Source: an optimization exercise on an open RTL-to-GDS flow (aim: small area and a short achievable clock period). Production flows keep margins and buffers that such runs may drop. RTL that was checked went through simulation tests only; none was proved equivalent to the original. Some runs may be left out. An edit can pass the tests and still lose a function that they never use. Only the layout flow was run in run 2; the RTL was not checked for function there.

run_1/floorplan.png
Scale: 1 px per micron. Pins as bars on the die edge.
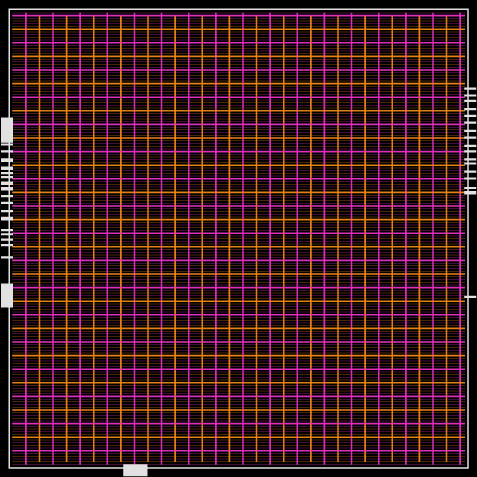
run_1/class_map.png
Scale: 1 px per micron. Fill, decap, tap and diode cells in grey.
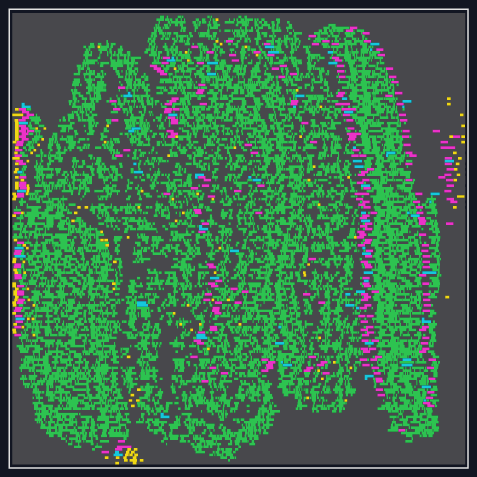
run_1/clock_wires.png
Scale: 1 px per micron.
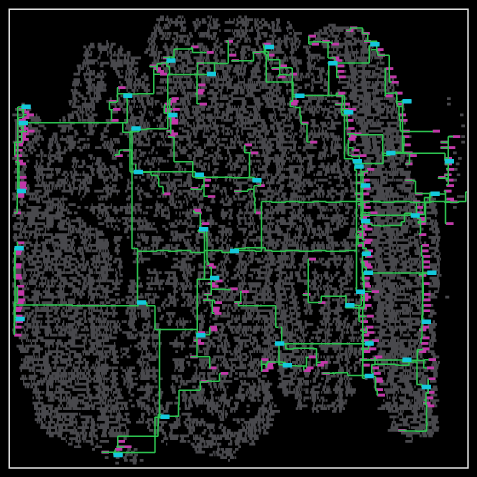
run_1/layers.png
Scale: 1 px per micron.
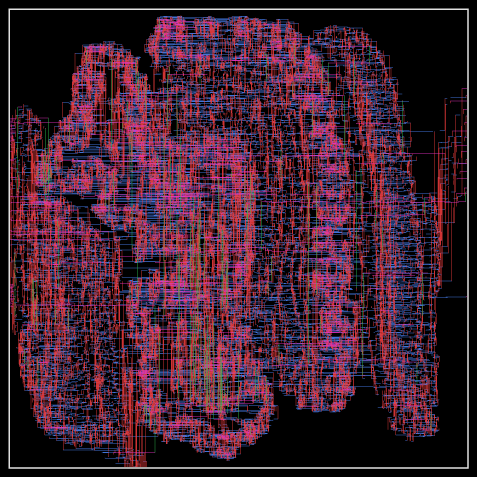
==> flow/config.mk <==
export PLATFORM = sky130hd
export DESIGN_NAME = am_modem
export DESIGN_NICKNAME = am_modem
export VERILOG_FILES = /design/flow/design.v
export SDC_FILE = /design/flow/constraint.sdc
export NUM_CORES = 4
export LEC_CHECK = 0
export CAP_MARGIN = 20
export CORE_MARGIN = 2
export CORE_UTILIZATION = 40
export SLEW_MARGIN = 20
==> flow/run.sh <==
#!/bin/bash
# synth_recipe.tcl (not shown) runs the flow's synth.tcl, then flattens the netlist and writes it again
# the make line also repeats each setting of config.mk as NAME=value (left out here)
make -C /OpenROAD-flow-scripts/flow DESIGN_CONFIG=/design/flow/config.mk WORK_HOME=/design/flow/orfs CLKGATE_MAP_FILE= SYNTH_SCRIPT=/design/flow/synth_recipe.tcl finish
==> flow/constraint.sdc <==
create_clock -name core_clock -period 60.0 [get_ports {clk_pin}]
set_input_delay 12.0000 -clock core_clock [delete_from_list [all_inputs] [get_ports {clk_pin}]]
set_output_delay 12.0000 -clock core_clock [all_outputs]
set_load 0.01 [all_outputs]
==> flow/design.v <==
package pack_me;
typedef logic signed [15:0] sig;
typedef logic signed [16:0] psig;
typedef logic signed [31:0] msig;
typedef logic signed [7:0] int_8;
typedef logic signed [15:0] int_16;
typedef logic signed [31:0] int_32;
typedef logic signed [63:0] int_64;
function sig p2(input sig a, input sig b);
    psig intermediate_result;
    intermediate_result = a + b;
    p2 = intermediate_result[16:1];
  endfunction
endpackage
`timescale 1ns / 1ps
`default_nettype none
module AM #(parameter integer FAC_Q8 = 256)(
    input pack_me::sig carrier_in,
    input pack_me::sig signal_in,
    output pack_me::msig signal_out
);
    pack_me::msig mul;
    wire [40:0] inter;
    wire [32:0] full_range;
    pack_me::msig buf_carrier_in;
    assign buf_carrier_in = carrier_in <<< 16;
    assign mul = (carrier_in * signal_in) <<< 1;
    assign inter = (mul * FAC_Q8) >>> 8;
    assign full_range = ($signed(inter[31:0]) + buf_carrier_in) >>> 1;
    assign signal_out = full_range[31:0];
endmodule
`timescale 1ns / 1ps
`default_nettype none
module LP #(parameter integer A_NUM = 1, parameter integer A_DEN = 10)(
    input wire clk,
    input wire rst,
    input pack_me::int_64 sig_in,
    output pack_me::int_64 sig_out
    );
always @(posedge clk) begin
    sig_out <= rst ? 64'sd0 : ((sig_out * (A_DEN - A_NUM)) + (sig_in * A_NUM)) / A_DEN;
end
endmodule
`timescale 1ns / 1ps
`default_nettype none
module HP(
    input wire clk,
    input wire rst,
    input pack_me::int_64 sig_in,
    output pack_me::int_64 sig_out
    );
pack_me::int_64 pre_sig_out, pre_sig_in;
assign pre_sig_out = rst ? 64'sd0 : sig_out;
always @(posedge clk) begin
    sig_out <= (sig_in*1024 - pre_sig_in*1024 + pre_sig_out*1023) >>> 10;
    pre_sig_in <= rst ? 64'sd0 : sig_in;
end
endmodule
`timescale 1ns / 1ps
`default_nettype none
module am_modem(
    input wire clk_pin,
    input wire reset_pin,
    input wire [15:0] carrier,
    input wire [15:0] tone_a,
    input wire [15:0] tone_b,
    output wire [31:0] am_mod,
    output wire [15:0] demod
);
pack_me::sig sin_0, sin_3, sin_5;
always @(posedge clk_pin) begin
    sin_0 <= carrier;
    sin_3 <= tone_a;
    sin_5 <= tone_b;
end
pack_me::psig modulating_inside;
assign modulating_inside = (sin_5 + sin_3 )>> 1;
pack_me::int_32 AM_mod_in;
assign am_mod = AM_mod_in;
AM #(.FAC_Q8(204)) AM_top(
    .carrier_in(sin_0),
    .signal_in(modulating_inside[15:0]),
    .signal_out(AM_mod_in)
);
pack_me::int_16 AM_demod;
pack_me::int_32 AM_mod_abs;
pack_me::int_64 AM_ENV, AM_LP, AM_HP;
assign AM_mod_abs = (AM_mod_in < 0) ? - AM_mod_in : AM_mod_in;
LP LP1(clk_pin, reset_pin, AM_ENV, AM_LP);
HP HP1(clk_pin, reset_pin, AM_LP, AM_HP);
always @(posedge clk_pin) begin
    AM_ENV <= (reset_pin) ? 64'sd0 : ((AM_ENV < AM_mod_abs) ? 64'(AM_mod_abs) : (AM_ENV * 49) / 50);
    AM_demod <= 16'((AM_HP*10) >>> 18);
end
assign demod = AM_demod;
endmodule
==> summary.txt, run 1 <==
- Most frequent cell after synthesis: inv_1
- Met2 Usage GRT: 38.1%
- Worst hold path cell count: 1
- Worst Setup Start Kind: flop
- Final worst-path cycle share: 86.5%
- Post-cts hold buffer count: 0
- WP buf/inv: 6
- Clk buf depth: 3
- Resized Gates After CTS: 0
- Sink of the worst hold path: HP1.pre_sig_in[30]$_SDFF_PP0_
- Launch point of the worst path: AM_ENV[5]$_SDFF_PP0_
- Initial antenna violation count: 3
- Crit end category: flop
- Ys async rst share: 0%
- Fin area: 0.0873 sq mm
- Yosys warnings: 3
- Vias in the first global route: 72200
- Adder-cell share of the synthesized area: 34.6%
- Antenna diodes: 4
- Cell mode on critical path: a21oi_1
- Hold Path Class: reg -> reg
- Synth cell types: 188
- Inverters: 1569
- Initial Util: 40.2%
- Synth cell count leaders: inv_1 (1565), ha_1 (894), fa_1 (851), nor2_1 (775), nand2_1 (630)
- Post-synthesis sequential area ratio: 7.31%
- CP Capture Point: AM_ENV[52]$_SDFF_PP0_
- Commonest non-fill, non-tap cells in the layout: inv_1 (1565), ha_1 (894), fa_1 (851)
- Setup tns final: 0 ns
- Critical path depth: 155
- Port Buffers: 97
- CP max stage delay: 0.87 ns
- Reg2reg start: AM_ENV[5]$_SDFF_PP0_
- Yosys reg bits: 300
- GRT met3 Usage: 2.22%
- Clk tree area frac: 1.86%
- H-tree lvl count: 2
- Cells after DPL: 12700
- Multi-input combinational area share: 78.9%
- Multiplexer share of the synthesized area: 1.53%
- Final net count: 11800
- Metal2 WL: 113 mm
- Non-clock buffer count: 172
- Worst slew margin: 26.4%
- Period minus WS final: 51.91 ns
- Simple-gate portion of the synthesized area: 18.1%
- Busiest layer in global routing: met2
- CTS Buf Count: 46
- Placed instance area: 0.0856 sq mm
- Reg2reg setup slack: 8.09 ns
- CP required: 60.54 ns
- Worst R2R Path Depth: 155
- Number of filler cells placed in the layout: 20600
- Synthesized area: 0.0821 sq mm
- RSZ-0062 raised after global routing: false
- CTS clock-pin slew for the worst setup and hold paths: 0.07 ns
- Met3 Wirelength: 12.4 mm
- Initial DRC count: 5352
- Fmax: 19.3 MHz
- PnR worst setup slack: 8.09 ns
- CTS root buf: clkbuf_16
- Most used DFF post-synth: dfxtp_1
- Min Hold Slack: 0.598 ns
- Synth area leader: fa_1
- Met1 global-route usage: 30.2%
- Top Family by Delay on Critical Path: compound AO/OA/AOI/OAI gates
- Placer Congestion: 0.940
- Dpl hpwl: 197 mm
- Area of the multi-input gates: 0.0688 sq mm
- Area growth, synth to finish: 6.25%
- Worst slack, placed: 8.69 ns
- Worst hold start: LP1.sig_out[30]$_SDFF_PP0_
- Kind of critical path: reg -> reg
- Biggest regs: AM_ENV: 64 flops, LP1.sig_out: 64 flops
- I/O Pins: 98
- Die Area: 0.209 sq mm
- CTS tree: done
- Post-Synth XOR/XNOR Area: 7.00%
- #MultiIn Comb: 7963
- Hold Vio Cnt, Final: 0
- Compound-gate portion of the synthesized area: 22.4%
- Seq_cells: 300
- Top Layer Used: met4
- Max-Cap Viols: 0
- Well tap count: 2688
- Sequential cell area share: 6.88%
- Cells after Synth: 10100
- Final setup fails: 0
- Global-route wire length before repair: 386 mm
- Setup bufs post-CTS: 0
- Synth top area cells: fa_1 (21%), ha_1 (14%), dfxtp_1 (7.3%)
- Syn Area/Cell: 8.10 sq um
- Share of layout cells above drive strength 1: 5.98%
- CP Data Arrival Time: 52.46 ns
- Yosys top cell area share: 20.7%
- Fin cells: 12800
- CLK BUF: 53
- Post-synth EDFFs: 0
- Via/cell ratio: 5.73
- R2R Path End: AM_ENV[52]$_SDFF_PP0_
- Worst-Margin Slew: 1.10 ns
- Largest net degree at the start of global routing: 82
- Slew Limit Fails: 0
- Outcome: no timing/DRC/antenna violations
- Area occupied by registers: 0.00601 sq mm
- Met1 WL: 107 mm
- DR pass1 iterations: 8
- Post-route ant nets: 0
- Grt ovf: 0
- Crit path max-delay cell type: a32oi_2
- # DRC: 0
- Non-clk buf share: 1.76%
- Clock Sinks: 300
- Dominant class by area: multi-input gates
- Largest family of logic cells by synthesized area: adder cells
- Max Fanout on Critical Path: 19
- Leading cell type in the layout, fill and taps excluded: inv_1
## Picture notes: floorplan.png
colour	net
magenta	VSS
orange	VDD
signal pins	98
met4 straps	33
met5 straps	33
rows	166
met1 rails	167
die height: 457 microns
Die X: 457 microns
core area: 0.204 sq mm

## Picture notes: class_map.png
colour	class	cells	share of their area
cyan	clock drivers and dummy loads	83	1.9%
yellow	remaining buffers and delay cells	172	1.8%
magenta	registers	300	7.2%
green	remaining logic cells	9532	89%
final core utilization: 42.7%
# rows: 166

## Picture notes: clock_wires.png
[cyan] clock-net drivers | count: 46
[magenta] flip-flops | count: 300
[green] clock wires | length: 6850 microns
routed clock nets	47
Skew-Pair Late Insertion Delay: 0.67 ns
Fin Clk Skew: 0.0396 ns

## Picture notes: layers.png
colour	layer	wire length
magenta	M3	12400 microns
blue	M1	107 mm
red	M2	113 mm
green	M4	5570 microns
vias: 73200
Routed WL per cell: 18.6 microns
Tot GR Track Use: 22.3%
Post-Route WL: 238 mm

run_1/critical_path.png
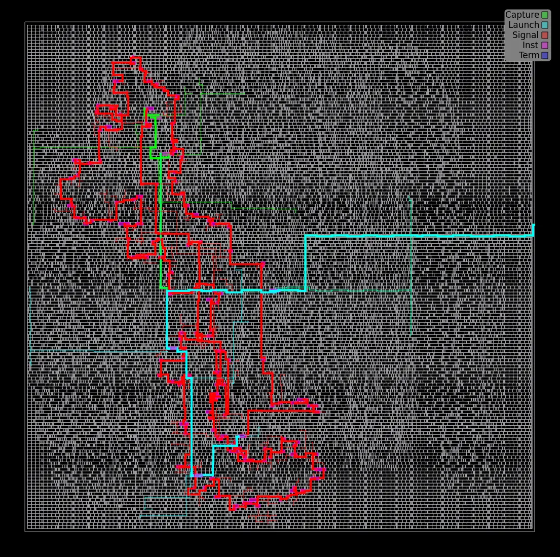

--- run 2: outline of the changes from run 1 ---
flow/design.v: 96 -> 3186 lines; modules unchanged: 0
  am_modem: edited, 36 -> 2586 lines
  ab_add: new, 123 lines
  k51_add: new, 164 lines
  prod_add: new, 308 lines
  removed: AM, LP, HP
==> module ab_add as of run 2 <==
module ab_add(input wire [16:0] a, input wire [16:0] b, output wire [16:0] s);
wire n1 = a[0] & b[0];
wire n2 = a[0] ^ b[0];
wire n3 = a[1] & b[1];
wire n4 = a[1] ^ b[1];
wire n5 = a[2] & b[2];
wire n6 = a[2] ^ b[2];
wire n7 = a[3] & b[3];
wire n8 = a[3] ^ b[3];
wire n9 = a[4] & b[4];
wire n10 = a[4] ^ b[4];
wire n11 = a[5] & b[5];
wire n12 = a[5] ^ b[5];
wire n13 = a[6] & b[6];
wire n14 = a[6] ^ b[6];
wire n15 = a[7] & b[7];
wire n16 = a[7] ^ b[7];
wire n17 = a[8] & b[8];
wire n18 = a[8] ^ b[8];
wire n19 = a[9] & b[9];
wire n20 = a[9] ^ b[9];
wire n21 = a[10] & b[10];
wire n22 = a[10] ^ b[10];
wire n23 = a[11] & b[11];
wire n24 = a[11] ^ b[11];
wire n25 = a[12] & b[12];
wire n26 = a[12] ^ b[12];
wire n27 = a[13] & b[13];
wire n28 = a[13] ^ b[13];
wire n29 = a[14] & b[14];
wire n30 = a[14] ^ b[14];
wire n31 = a[15] & b[15];
wire n32 = a[15] ^ b[15];
wire n33 = a[16] & b[16];
wire n34 = a[16] ^ b[16];
wire n35 = n5 | (n6 & n3);
wire n36 = n6 & n4;
wire n37 = n9 | (n10 & n7);
wire n38 = n10 & n8;
wire n39 = n13 | (n14 & n11);
wire n40 = n14 & n12;
wire n41 = n17 | (n18 & n15);
wire n42 = n18 & n16;
wire n43 = n21 | (n22 & n19);
wire n44 = n22 & n20;
wire n45 = n25 | (n26 & n23);
wire n46 = n26 & n24;
wire n47 = n29 | (n30 & n27);
wire n48 = n30 & n28;
wire n49 = n33 | (n34 & n31);
wire n50 = n34 & n32;
wire n51 = n3 | (n4 & n1);
wire n52 = n35 | (n36 & n1);
wire n53 = n11 | (n12 & n37);
wire n54 = n12 & n38;
wire n55 = n39 | (n40 & n37);
wire n56 = n40 & n38;
wire n57 = n19 | (n20 & n41);
wire n58 = n20 & n42;
wire n59 = n43 | (n44 & n41);
wire n60 = n44 & n42;
wire n61 = n27 | (n28 & n45);
wire n62 = n28 & n46;
wire n63 = n47 | (n48 & n45);
wire n64 = n48 & n46;
wire n65 = n7 | (n8 & n52);
wire n66 = n37 | (n38 & n52);
wire n67 = n53 | (n54 & n52);
wire n68 = n55 | (n56 & n52);
wire n69 = n23 | (n24 & n59);
wire n70 = n24 & n60;
wire n71 = n45 | (n46 & n59);
wire n72 = n46 & n60;
wire n73 = n61 | (n62 & n59);
wire n74 = n62 & n60;
wire n75 = n63 | (n64 & n59);
wire n76 = n64 & n60;
wire n77 = n15 | (n16 & n68);
wire n78 = n41 | (n42 & n68);
wire n79 = n57 | (n58 & n68);
wire n80 = n59 | (n60 & n68);
wire n81 = n69 | (n70 & n68);
wire n82 = n71 | (n72 & n68);
wire n83 = n73 | (n74 & n68);
wire n84 = n75 | (n76 & n68);
wire n85 = n31 | (n32 & n84);
wire n86 = n49 | (n50 & n84);
wire n87 = n4 ^ n1;
wire n88 = n6 ^ n51;
wire n89 = n8 ^ n52;
wire n90 = n10 ^ n65;
wire n91 = n12 ^ n66;
wire n92 = n14 ^ n67;
wire n93 = n16 ^ n68;
wire n94 = n18 ^ n77;
wire n95 = n20 ^ n78;
wire n96 = n22 ^ n79;
wire n97 = n24 ^ n80;
wire n98 = n26 ^ n81;
wire n99 = n28 ^ n82;
wire n100 = n30 ^ n83;
wire n101 = n32 ^ n84;
wire n102 = n34 ^ n85;
wire [16:0] y;
assign y[0] = n2;
assign y[1] = n87;
assign y[2] = n88;
assign y[3] = n89;
assign y[4] = n90;
assign y[5] = n91;
assign y[6] = n92;
assign y[7] = n93;
assign y[8] = n94;
assign y[9] = n95;
assign y[10] = n96;
assign y[11] = n97;
assign y[12] = n98;
assign y[13] = n99;
assign y[14] = n100;
assign y[15] = n101;
assign y[16] = n102;
assign s = y[16:0];
endmodule
==> module prod_add as of run 2 <==
module prod_add(input wire [37:0] a, input wire [37:0] b, output wire [37:6] s);
wire n1 = a[0] & b[0];
wire n2 = a[0] ^ b[0];
wire n3 = a[1] & b[1];
wire n4 = a[1] ^ b[1];
wire n5 = a[2] & b[2];
wire n6 = a[2] ^ b[2];
wire n7 = a[3] & b[3];
wire n8 = a[3] ^ b[3];
wire n9 = a[4] & b[4];
wire n10 = a[4] ^ b[4];
wire n11 = a[5] & b[5];
wire n12 = a[5] ^ b[5];
wire n13 = a[6] & b[6];
wire n14 = a[6] ^ b[6];
wire n15 = a[7] & b[7];
wire n16 = a[7] ^ b[7];
wire n17 = a[8] & b[8];
wire n18 = a[8] ^ b[8];
wire n19 = a[9] & b[9];
wire n20 = a[9] ^ b[9];
wire n21 = a[10] & b[10];
wire n22 = a[10] ^ b[10];
wire n23 = a[11] & b[11];
wire n24 = a[11] ^ b[11];
wire n25 = a[12] & b[12];
wire n26 = a[12] ^ b[12];
wire n27 = a[13] & b[13];
wire n28 = a[13] ^ b[13];
wire n29 = a[14] & b[14];
wire n30 = a[14] ^ b[14];
wire n31 = a[15] & b[15];
wire n32 = a[15] ^ b[15];
wire n33 = a[16] & b[16];
wire n34 = a[16] ^ b[16];
wire n35 = a[17] & b[17];
wire n36 = a[17] ^ b[17];
wire n37 = a[18] & b[18];
wire n38 = a[18] ^ b[18];
wire n39 = a[19] & b[19];
wire n40 = a[19] ^ b[19];
wire n41 = a[20] & b[20];
wire n42 = a[20] ^ b[20];
wire n43 = a[21] & b[21];
wire n44 = a[21] ^ b[21];
wire n45 = a[22] & b[22];
wire n46 = a[22] ^ b[22];
wire n47 = a[23] & b[23];
wire n48 = a[23] ^ b[23];
wire n49 = a[24] & b[24];
wire n50 = a[24] ^ b[24];
wire n51 = a[25] & b[25];
wire n52 = a[25] ^ b[25];
wire n53 = a[26] & b[26];
wire n54 = a[26] ^ b[26];
wire n55 = a[27] & b[27];
wire n56 = a[27] ^ b[27];
wire n57 = a[28] & b[28];
wire n58 = a[28] ^ b[28];
wire n59 = a[29] & b[29];
wire n60 = a[29] ^ b[29];
wire n61 = a[30] & b[30];
wire n62 = a[30] ^ b[30];
wire n63 = a[31] & b[31];
wire n64 = a[31] ^ b[31];
wire n65 = a[32] & b[32];
wire n66 = a[32] ^ b[32];
wire n67 = a[33] & b[33];
wire n68 = a[33] ^ b[33];
wire n69 = a[34] & b[34];
wire n70 = a[34] ^ b[34];
wire n71 = a[35] & b[35];
wire n72 = a[35] ^ b[35];
wire n73 = a[36] & b[36];
wire n74 = a[36] ^ b[36];
wire n75 = a[37] & b[37];
wire n76 = a[37] ^ b[37];
wire n77 = n5 | (n6 & n3);
wire n78 = n6 & n4;
wire n79 = n9 | (n10 & n7);
wire n80 = n10 & n8;
wire n81 = n13 | (n14 & n11);
wire n82 = n14 & n12;
wire n83 = n17 | (n18 & n15);
wire n84 = n18 & n16;
wire n85 = n21 | (n22 & n19);
wire n86 = n22 & n20;
wire n87 = n25 | (n26 & n23);
wire n88 = n26 & n24;
wire n89 = n29 | (n30 & n27);
wire n90 = n30 & n28;
wire n91 = n33 | (n34 & n31);
wire n92 = n34 & n32;
wire n93 = n37 | (n38 & n35);
wire n94 = n38 & n36;
wire n95 = n41 | (n42 & n39);
wire n96 = n42 & n40;
wire n97 = n45 | (n46 & n43);
wire n98 = n46 & n44;
wire n99 = n49 | (n50 & n47);
wire n100 = n50 & n48;
wire n101 = n53 | (n54 & n51);
wire n102 = n54 & n52;
wire n103 = n57 | (n58 & n55);
wire n104 = n58 & n56;
wire n105 = n61 | (n62 & n59);
wire n106 = n62 & n60;
wire n107 = n65 | (n66 & n63);
wire n108 = n66 & n64;
wire n109 = n69 | (n70 & n67);
wire n110 = n70 & n68;
wire n111 = n73 | (n74 & n71);
wire n112 = n74 & n72;
wire n113 = n3 | (n4 & n1);
wire n114 = n77 | (n78 & n1);
wire n115 = n11 | (n12 & n79);
wire n116 = n12 & n80;
wire n117 = n81 | (n82 & n79);
wire n118 = n82 & n80;
wire n119 = n19 | (n20 & n83);
wire n120 = n20 & n84;
wire n121 = n85 | (n86 & n83);
wire n122 = n86 & n84;
wire n123 = n27 | (n28 & n87);
wire n124 = n28 & n88;
wire n125 = n89 | (n90 & n87);
wire n126 = n90 & n88;
wire n127 = n35 | (n36 & n91);
wire n128 = n36 & n92;
wire n129 = n93 | (n94 & n91);
wire n130 = n94 & n92;
wire n131 = n43 | (n44 & n95);
wire n132 = n44 & n96;
wire n133 = n97 | (n98 & n95);
wire n134 = n98 & n96;
wire n135 = n51 | (n52 & n99);
wire n136 = n52 & n100;
wire n137 = n101 | (n102 & n99);
wire n138 = n102 & n100;
wire n139 = n59 | (n60 & n103);
wire n140 = n60 & n104;
wire n141 = n105 | (n106 & n103);
wire n142 = n106 & n104;
wire n143 = n67 | (n68 & n107);
wire n144 = n68 & n108;
wire n145 = n109 | (n110 & n107);
wire n146 = n110 & n108;
wire n147 = n75 | (n76 & n111);
wire n148 = n76 & n112;
wire n149 = n7 | (n8 & n114);
wire n150 = n79 | (n80 & n114);
wire n151 = n115 | (n116 & n114);
wire n152 = n117 | (n118 & n114);
wire n153 = n23 | (n24 & n121);
wire n154 = n24 & n122;
wire n155 = n87 | (n88 & n121);
wire n156 = n88 & n122;
wire n157 = n123 | (n124 & n121);
wire n158 = n124 & n122;
wire n159 = n125 | (n126 & n121);
wire n160 = n126 & n122;
wire n161 = n39 | (n40 & n129);
wire n162 = n40 & n130;
wire n163 = n95 | (n96 & n129);
wire n164 = n96 & n130;
wire n165 = n131 | (n132 & n129);
wire n166 = n132 & n130;
wire n167 = n133 | (n134 & n129);
wire n168 = n134 & n130;
wire n169 = n55 | (n56 & n137);
wire n170 = n56 & n138;
wire n171 = n103 | (n104 & n137);
wire n172 = n104 & n138;
wire n173 = n139 | (n140 & n137);
wire n174 = n140 & n138;
wire n175 = n141 | (n142 & n137);
wire n176 = n142 & n138;
wire n177 = n71 | (n72 & n145);
wire n178 = n72 & n146;
wire n179 = n111 | (n112 & n145);
wire n180 = n112 & n146;
wire n181 = n147 | (n148 & n145);
wire n182 = n148 & n146;
wire n183 = n15 | (n16 & n152);
wire n184 = n83 | (n84 & n152);
wire n185 = n119 | (n120 & n152);
wire n186 = n121 | (n122 & n152);
wire n187 = n153 | (n154 & n152);
wire n188 = n155 | (n156 & n152);
wire n189 = n157 | (n158 & n152);
wire n190 = n159 | (n160 & n152);
wire n191 = n47 | (n48 & n167);
wire n192 = n48 & n168;
wire n193 = n99 | (n100 & n167);
wire n194 = n100 & n168;
wire n195 = n135 | (n136 & n167);
wire n196 = n136 & n168;
wire n197 = n137 | (n138 & n167);
wire n198 = n138 & n168;
wire n199 = n169 | (n170 & n167);
wire n200 = n170 & n168;
wire n201 = n171 | (n172 & n167);
wire n202 = n172 & n168;
wire n203 = n173 | (n174 & n167);
wire n204 = n174 & n168;
wire n205 = n175 | (n176 & n167);
wire n206 = n176 & n168;
wire n207 = n31 | (n32 & n190);
wire n208 = n91 | (n92 & n190);
wire n209 = n127 | (n128 & n190);
wire n210 = n129 | (n130 & n190);
wire n211 = n161 | (n162 & n190);
wire n212 = n163 | (n164 & n190);
wire n213 = n165 | (n166 & n190);
wire n214 = n167 | (n168 & n190);
wire n215 = n191 | (n192 & n190);
wire n216 = n193 | (n194 & n190);
wire n217 = n195 | (n196 & n190);
wire n218 = n197 | (n198 & n190);
wire n219 = n199 | (n200 & n190);
wire n220 = n201 | (n202 & n190);
wire n221 = n203 | (n204 & n190);
wire n222 = n205 | (n206 & n190);
wire n223 = n63 | (n64 & n222);
wire n224 = n107 | (n108 & n222);
wire n225 = n143 | (n144 & n222);
wire n226 = n145 | (n146 & n222);
wire n227 = n177 | (n178 & n222);
wire n228 = n179 | (n180 & n222);
wire n229 = n181 | (n182 & n222);
wire n230 = n4 ^ n1;
wire n231 = n6 ^ n113;
wire n232 = n8 ^ n114;
wire n233 = n10 ^ n149;
wire n234 = n12 ^ n150;
wire n235 = n14 ^ n151;
wire n236 = n16 ^ n152;
wire n237 = n18 ^ n183;
wire n238 = n20 ^ n184;
wire n239 = n22 ^ n185;
wire n240 = n24 ^ n186;
wire n241 = n26 ^ n187;
wire n242 = n28 ^ n188;
wire n243 = n30 ^ n189;
wire n244 = n32 ^ n190;
wire n245 = n34 ^ n207;
wire n246 = n36 ^ n208;
wire n247 = n38 ^ n209;
wire n248 = n40 ^ n210;
wire n249 = n42 ^ n211;
wire n250 = n44 ^ n212;
wire n251 = n46 ^ n213;
wire n252 = n48 ^ n214;
wire n253 = n50 ^ n215;
wire n254 = n52 ^ n216;
wire n255 = n54 ^ n217;
wire n256 = n56 ^ n218;
wire n257 = n58 ^ n219;
wire n258 = n60 ^ n220;
wire n259 = n62 ^ n221;
wire n260 = n64 ^ n222;
wire n261 = n66 ^ n223;
wire n262 = n68 ^ n224;
wire n263 = n70 ^ n225;
wire n264 = n72 ^ n226;
wire n265 = n74 ^ n227;
wire n266 = n76 ^ n228;
wire [37:0] y;
assign y[0] = n2;
assign y[1] = n230;
assign y[2] = n231;
assign y[3] = n232;
assign y[4] = n233;
assign y[5] = n234;
assign y[6] = n235;
assign y[7] = n236;
assign y[8] = n237;
assign y[9] = n238;
assign y[10] = n239;
assign y[11] = n240;
assign y[12] = n241;
assign y[13] = n242;
assign y[14] = n243;
assign y[15] = n244;
assign y[16] = n245;
assign y[17] = n246;
assign y[18] = n247;
assign y[19] = n248;
assign y[20] = n249;
assign y[21] = n250;
assign y[22] = n251;
assign y[23] = n252;
assign y[24] = n253;
assign y[25] = n254;
assign y[26] = n255;
assign y[27] = n256;
assign y[28] = n257;
assign y[29] = n258;
assign y[30] = n259;
assign y[31] = n260;
assign y[32] = n261;
assign y[33] = n262;
assign y[34] = n263;
assign y[35] = n264;
assign y[36] = n265;
assign y[37] = n266;
assign s = y[37:6];
endmodule
==> flow/flow/run.sh (new file) <==
#!/bin/bash
# Layout flow: the standard flow (standard.sh) with these changes:
#  - Yosys's generic synth skips its internal ABC pass (SYNTH_ARGS=-noabc), so the full-adder
#    extraction sees the adders as written; registers and their names are unchanged.
#  - the multiplier's input registers (Booth digits of the carrier and k), each of which drives
#    a whole row or column of partial products, get the 4x drive strength of the same flip-flop.
#  - ports are buffered with buf_2 cells instead of the default clkdlybuf4s50_1.
# Each make run's output goes to its own log here; ORFS keeps each tool's log under orfs/logs/.
set -uo pipefail
RES="$(pwd)/orfs/results/${FLOW_PLATFORM}/am_modem/base"
ARGS=(SYNTH_ARGS=-noabc "BUFFER_PORTS_ARGS=-buffer_cell sky130_fd_sc_hd__buf_2")
bash standard.sh "${ARGS[@]}" "$RES/1_2_yosys.v" > synth.log 2>&1 || { tail -n 20 synth.log; exit 1; }
sed -i -E 's/^( *)sky130_fd_sc_hd__dfxtp_1( +\\(bneg|bone|btwo|k_r)\[)/\1sky130_fd_sc_hd__dfxtp_4\2/' "$RES/1_2_yosys.v"
grep -c "dfxtp_4" "$RES/1_2_yosys.v" > upsized.log
bash standard.sh "${ARGS[@]}" finish > standard.log 2>&1
status=$?
tail -n 20 standard.log
exit $status
==> flow/standard.sh (new file) <==
#!/bin/bash
# synth_recipe.tcl (not shown) runs the flow's synth.tcl, then flattens the netlist and writes it again
# the make line also repeats each setting of config.mk as NAME=value (left out here)
make -C /OpenROAD-flow-scripts/flow DESIGN_CONFIG=/design/flow/config.mk WORK_HOME=/design/flow/orfs CLKGATE_MAP_FILE= SYNTH_SCRIPT=/design/flow/synth_recipe.tcl "${@:-finish}"
--- a/flow/config.mk
+++ b/flow/config.mk
@@ -6,6 +6,10 @@
 export NUM_CORES = 4
 export LEC_CHECK = 0
+export ABC_AREA = 1
 export CAP_MARGIN = 20
 export CORE_MARGIN = 2
-export CORE_UTILIZATION = 40
+export CORE_UTILIZATION = 70
+export CTS_CLUSTER_DIAMETER = 150
+export CTS_CLUSTER_SIZE = 24
 export SLEW_MARGIN = 20
+export SYNTH_HIERARCHICAL = 1
removed: flow/run.sh
run_2/critical_path.png
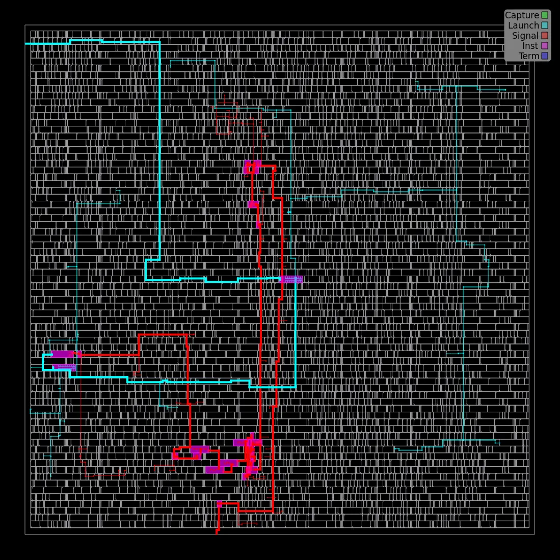
PnR worst setup slack: 41.99 ns
Period minus WS final: 18.01 ns
fin cells: 4199
setup tns final: 0 ns

run_2/floorplan.png
Scale: 2 px per micron. Pins as bars on the die edge.
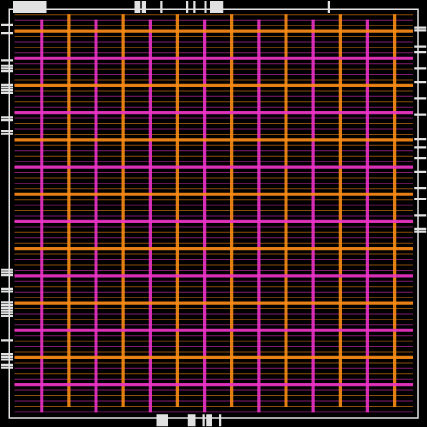
colour	net
orange	VDD
magenta	VSS
met4 straps	14
met1 rails	74
met5 straps	14
rows	73
signal pins	98
die height: 204 microns
Die X: 204 microns
core area: 0.0395 sq mm

run_2/class_map.png
Scale: 2 px per micron. Fill, decap, tap and diode cells in grey.
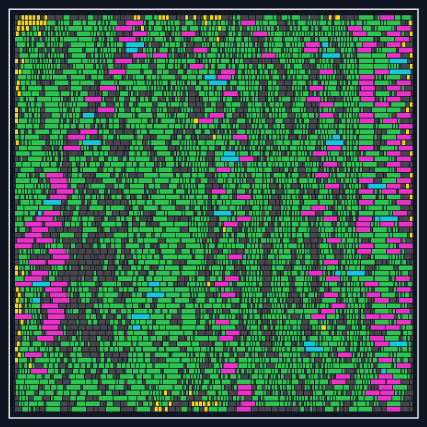
colour	class	cells	share of their area
cyan	clock drivers and dummy loads	32	2.2%
magenta	registers	185	14%
green	remaining logic cells	3357	82%
yellow	remaining buffers and delay cells	100	1.8%
sequential cell area share: 13.5%
fin area: 0.0288 sq mm
# rows: 73
final core utilization: 72.8%

==> summary.txt, run 2 <==
- Outcome: no timing/DRC/antenna violations
- Non-clock buffer count: 100 (-42%)
- Well tap count: 525 (-80%)
- Reg2reg start: hp[10]$_DFF_P_
- Sink of the worst hold path: dm[14]$_DFF_P_
- Worst slew margin: 35.3% (+8.9 points)
- Worst hold path cell count: 1 (unchanged)
- Worst R2R Path Depth: 36 (-77%)
- Initial antenna violation count: 0 (-3)
- Max-Cap Viols: 0 (unchanged)
- Post-route ant nets: 0 (unchanged)
- Grt ovf: 0 (unchanged)
- CTS Buf Count: 17 (-63%)
- Cells after Synth: 3703 (-63%)
- Met2 Usage GRT: 60.0% (+22 points)
- Worst path cell trace: inv_1 > o22ai_1 > xor2_1 > fa_1 > fa_1 > fa_1 > fa_1 > ha_1 > nand2_1 > inv_1 > nand2_1 > nand2_1 > a21oi_2 > nand2_4 > nand2_1 > nand2_4 > nand2_2 > nand3_1 > nand2_2 > buf_4 > buf_2
- CP Capture Point: am_mod[31]
- Syn Area/Cell: 7.53 sq um (-6.9%)
- Initial DRC count: 1662 (-69%)
- Dominant class by area: multi-input gates
- I/O Pins: 98 (unchanged)
- Skew-Pair Late Insertion Delay: 0.51 ns (-0.16 ns)
- GRT met3 Usage: 4.78% (+2.6 points)
- H-tree lvl count: 4 (+2)
- Top Layer Used: met4
- Worst slack, placed: 42.57 ns (+33.88 ns)
- Fmax: 55.5 MHz (+190%)
- Metal2 WL: 33.9 mm (-70%)
- Met1 global-route usage: 38.8% (+8.6 points)
- Busiest layer in global routing: met2
- Min Hold Slack: 0.609 ns (+0.0116 ns)
- Setup bufs post-CTS: 0 (unchanged)
- Hold Vio Cnt, Final: 0 (unchanged)
- Crit end category: output port
- Top Family by Delay on Critical Path: adder cells
- Clk tree area frac: 2.17% (+0.32 points)
- Kind of critical path: reg -> out
- Post-Route WL: 67.0 mm (-72%)
- Critical path depth: 21 (-86%)
- Resized Gates After CTS: 0 (unchanged)
- Worst-Margin Slew: 0.970 ns (-0.130 ns)
- Yosys warnings: 7 (+4)
- Initial Util: 70.5% (+30 points)
- Number of filler cells placed in the layout: 3090 (-85%)
- Vias in the first global route: 23800 (-67%)
- Non-clk buf share: 1.76% (+0.0044 points)
- Antenna diodes: 0 (-4)
- Clock Sinks: 185 (-38%)
- DR pass1 iterations: 6 (-2)
- Reg2reg setup slack: 46.22 ns (+38.13 ns)
- CTS tree: done
- Area occupied by registers: 0.00388 sq mm (-35%)
- CP required: 48.00 ns (-12.54 ns)
- Worst hold start: hp[31]$_DFF_P_
- Inverters: 537 (-66%)
- Biggest regs: hp: 32 flops, env: 31 flops, lp: 31 flops
- Vias: 24100 (-67%)
- Placed instance area: 0.0282 sq mm (-67%)
- CLK BUF: 17 (-68%)
- Most flops, register: hp
- CTS root buf: clkbuf_16
- RSZ-0062 raised after global routing: false
- Hold Path Class: reg -> reg
- Fin Clk Skew: 0.0191 ns (-0.0205 ns)
- Seq_cells: 185 (-38%)
- Final setup fails: 0 (unchanged)
- Port Buffers: 97 (unchanged)
- WP buf/inv: 4 (-2)
- Final net count: 4210 (-64%)
- Crit path max-delay cell type: fa_1
- Tot GR Track Use: 33.0% (+11 points)
- CP Data Arrival Time: 6.01 ns (-46.45 ns)
- Routed WL per cell: 16.0 microns (-14%)
- Largest net degree at the start of global routing: 48 (-41%)
- Met3 Wirelength: 3.80 mm (-69%)
- CP max stage delay: 0.58 ns (-0.29 ns)
- CTS clock-pin slew for the worst setup and hold paths: 0.08 ns (about the same)
- Multi-input combinational area share: 73.3% (-5.6 points)
- Worst Setup Start Kind: flop
- Synthesized area: 0.0279 sq mm (-66%)
- Post-cts hold buffer count: 0 (unchanged)
- Global-route wire length before repair: 111 mm (-71%)
- Via/cell ratio: 5.74 (+0.32%)
- # DRC: 0 (unchanged)
- Final worst-path cycle share: 30.0% (-57 points)
- Max Fanout on Critical Path: 34 (+15)
- Share of layout cells above drive strength 1: 15.5% (+9.5 points)
- Area of the multi-input gates: 0.0211 sq mm (-69%)
- Die Area: 0.0415 sq mm (-80%)
- Clk buf depth: 2 (-1)
- #MultiIn Comb: 2820 (-65%)
- Launch point of the worst path: bone[0]$_DFF_P_
- Commonest non-fill, non-tap cells in the layout: nand2_1 (790), inv_1 (494), xor2_1 (278)
- Area growth, synth to finish: 3.23%
- Placer Congestion: 0.936 (-0.43%)
- Cells after DPL: 4167 (-67%)
- R2R Path End: hp[31]$_DFF_P_
- Dpl hpwl: 53.7 mm (-73%)
- Leading cell type in the layout, fill and taps excluded: nand2_1
- Max FFs per register: 32
- Slew Limit Fails: 0 (unchanged)
- Met1 WL: 26.9 mm (-75%)

## afterwards: timing with drivers on the ports
Ports are ideal in the flow. The routed layouts listed here were re-timed in OpenROAD. Step 1: set_driving_cell puts a clkbuf_16 on clk_pin and a buf_2 on each other input, an assumption about the parent block. Step 2, shift: input delay + t, output delay - t, t = (earliest + latest rising clock arrival at the registers) / 2. This alone moves slack from input paths to output paths. a / b / c = no drivers / after step 1 / after step 2; a / b = the first two.
| run | shift t [ns] | setup WS [ns] | worst hold slack (ns) | latest minus earliest clock arrival (ns) |
|---|---|---|---|---|
| run 1 | 0.726 | 8.088 / 8.088 / 8.088 | 0.598 / 0.598 / 0.598 | 0.040 / 0.040 |
| run 2 | 0.564 | 41.989 / 41.929 / 42.492 | 0.609 / 0.609 / 0.609 | 0.019 / 0.019 |
After both steps every run listed still meets setup and hold.
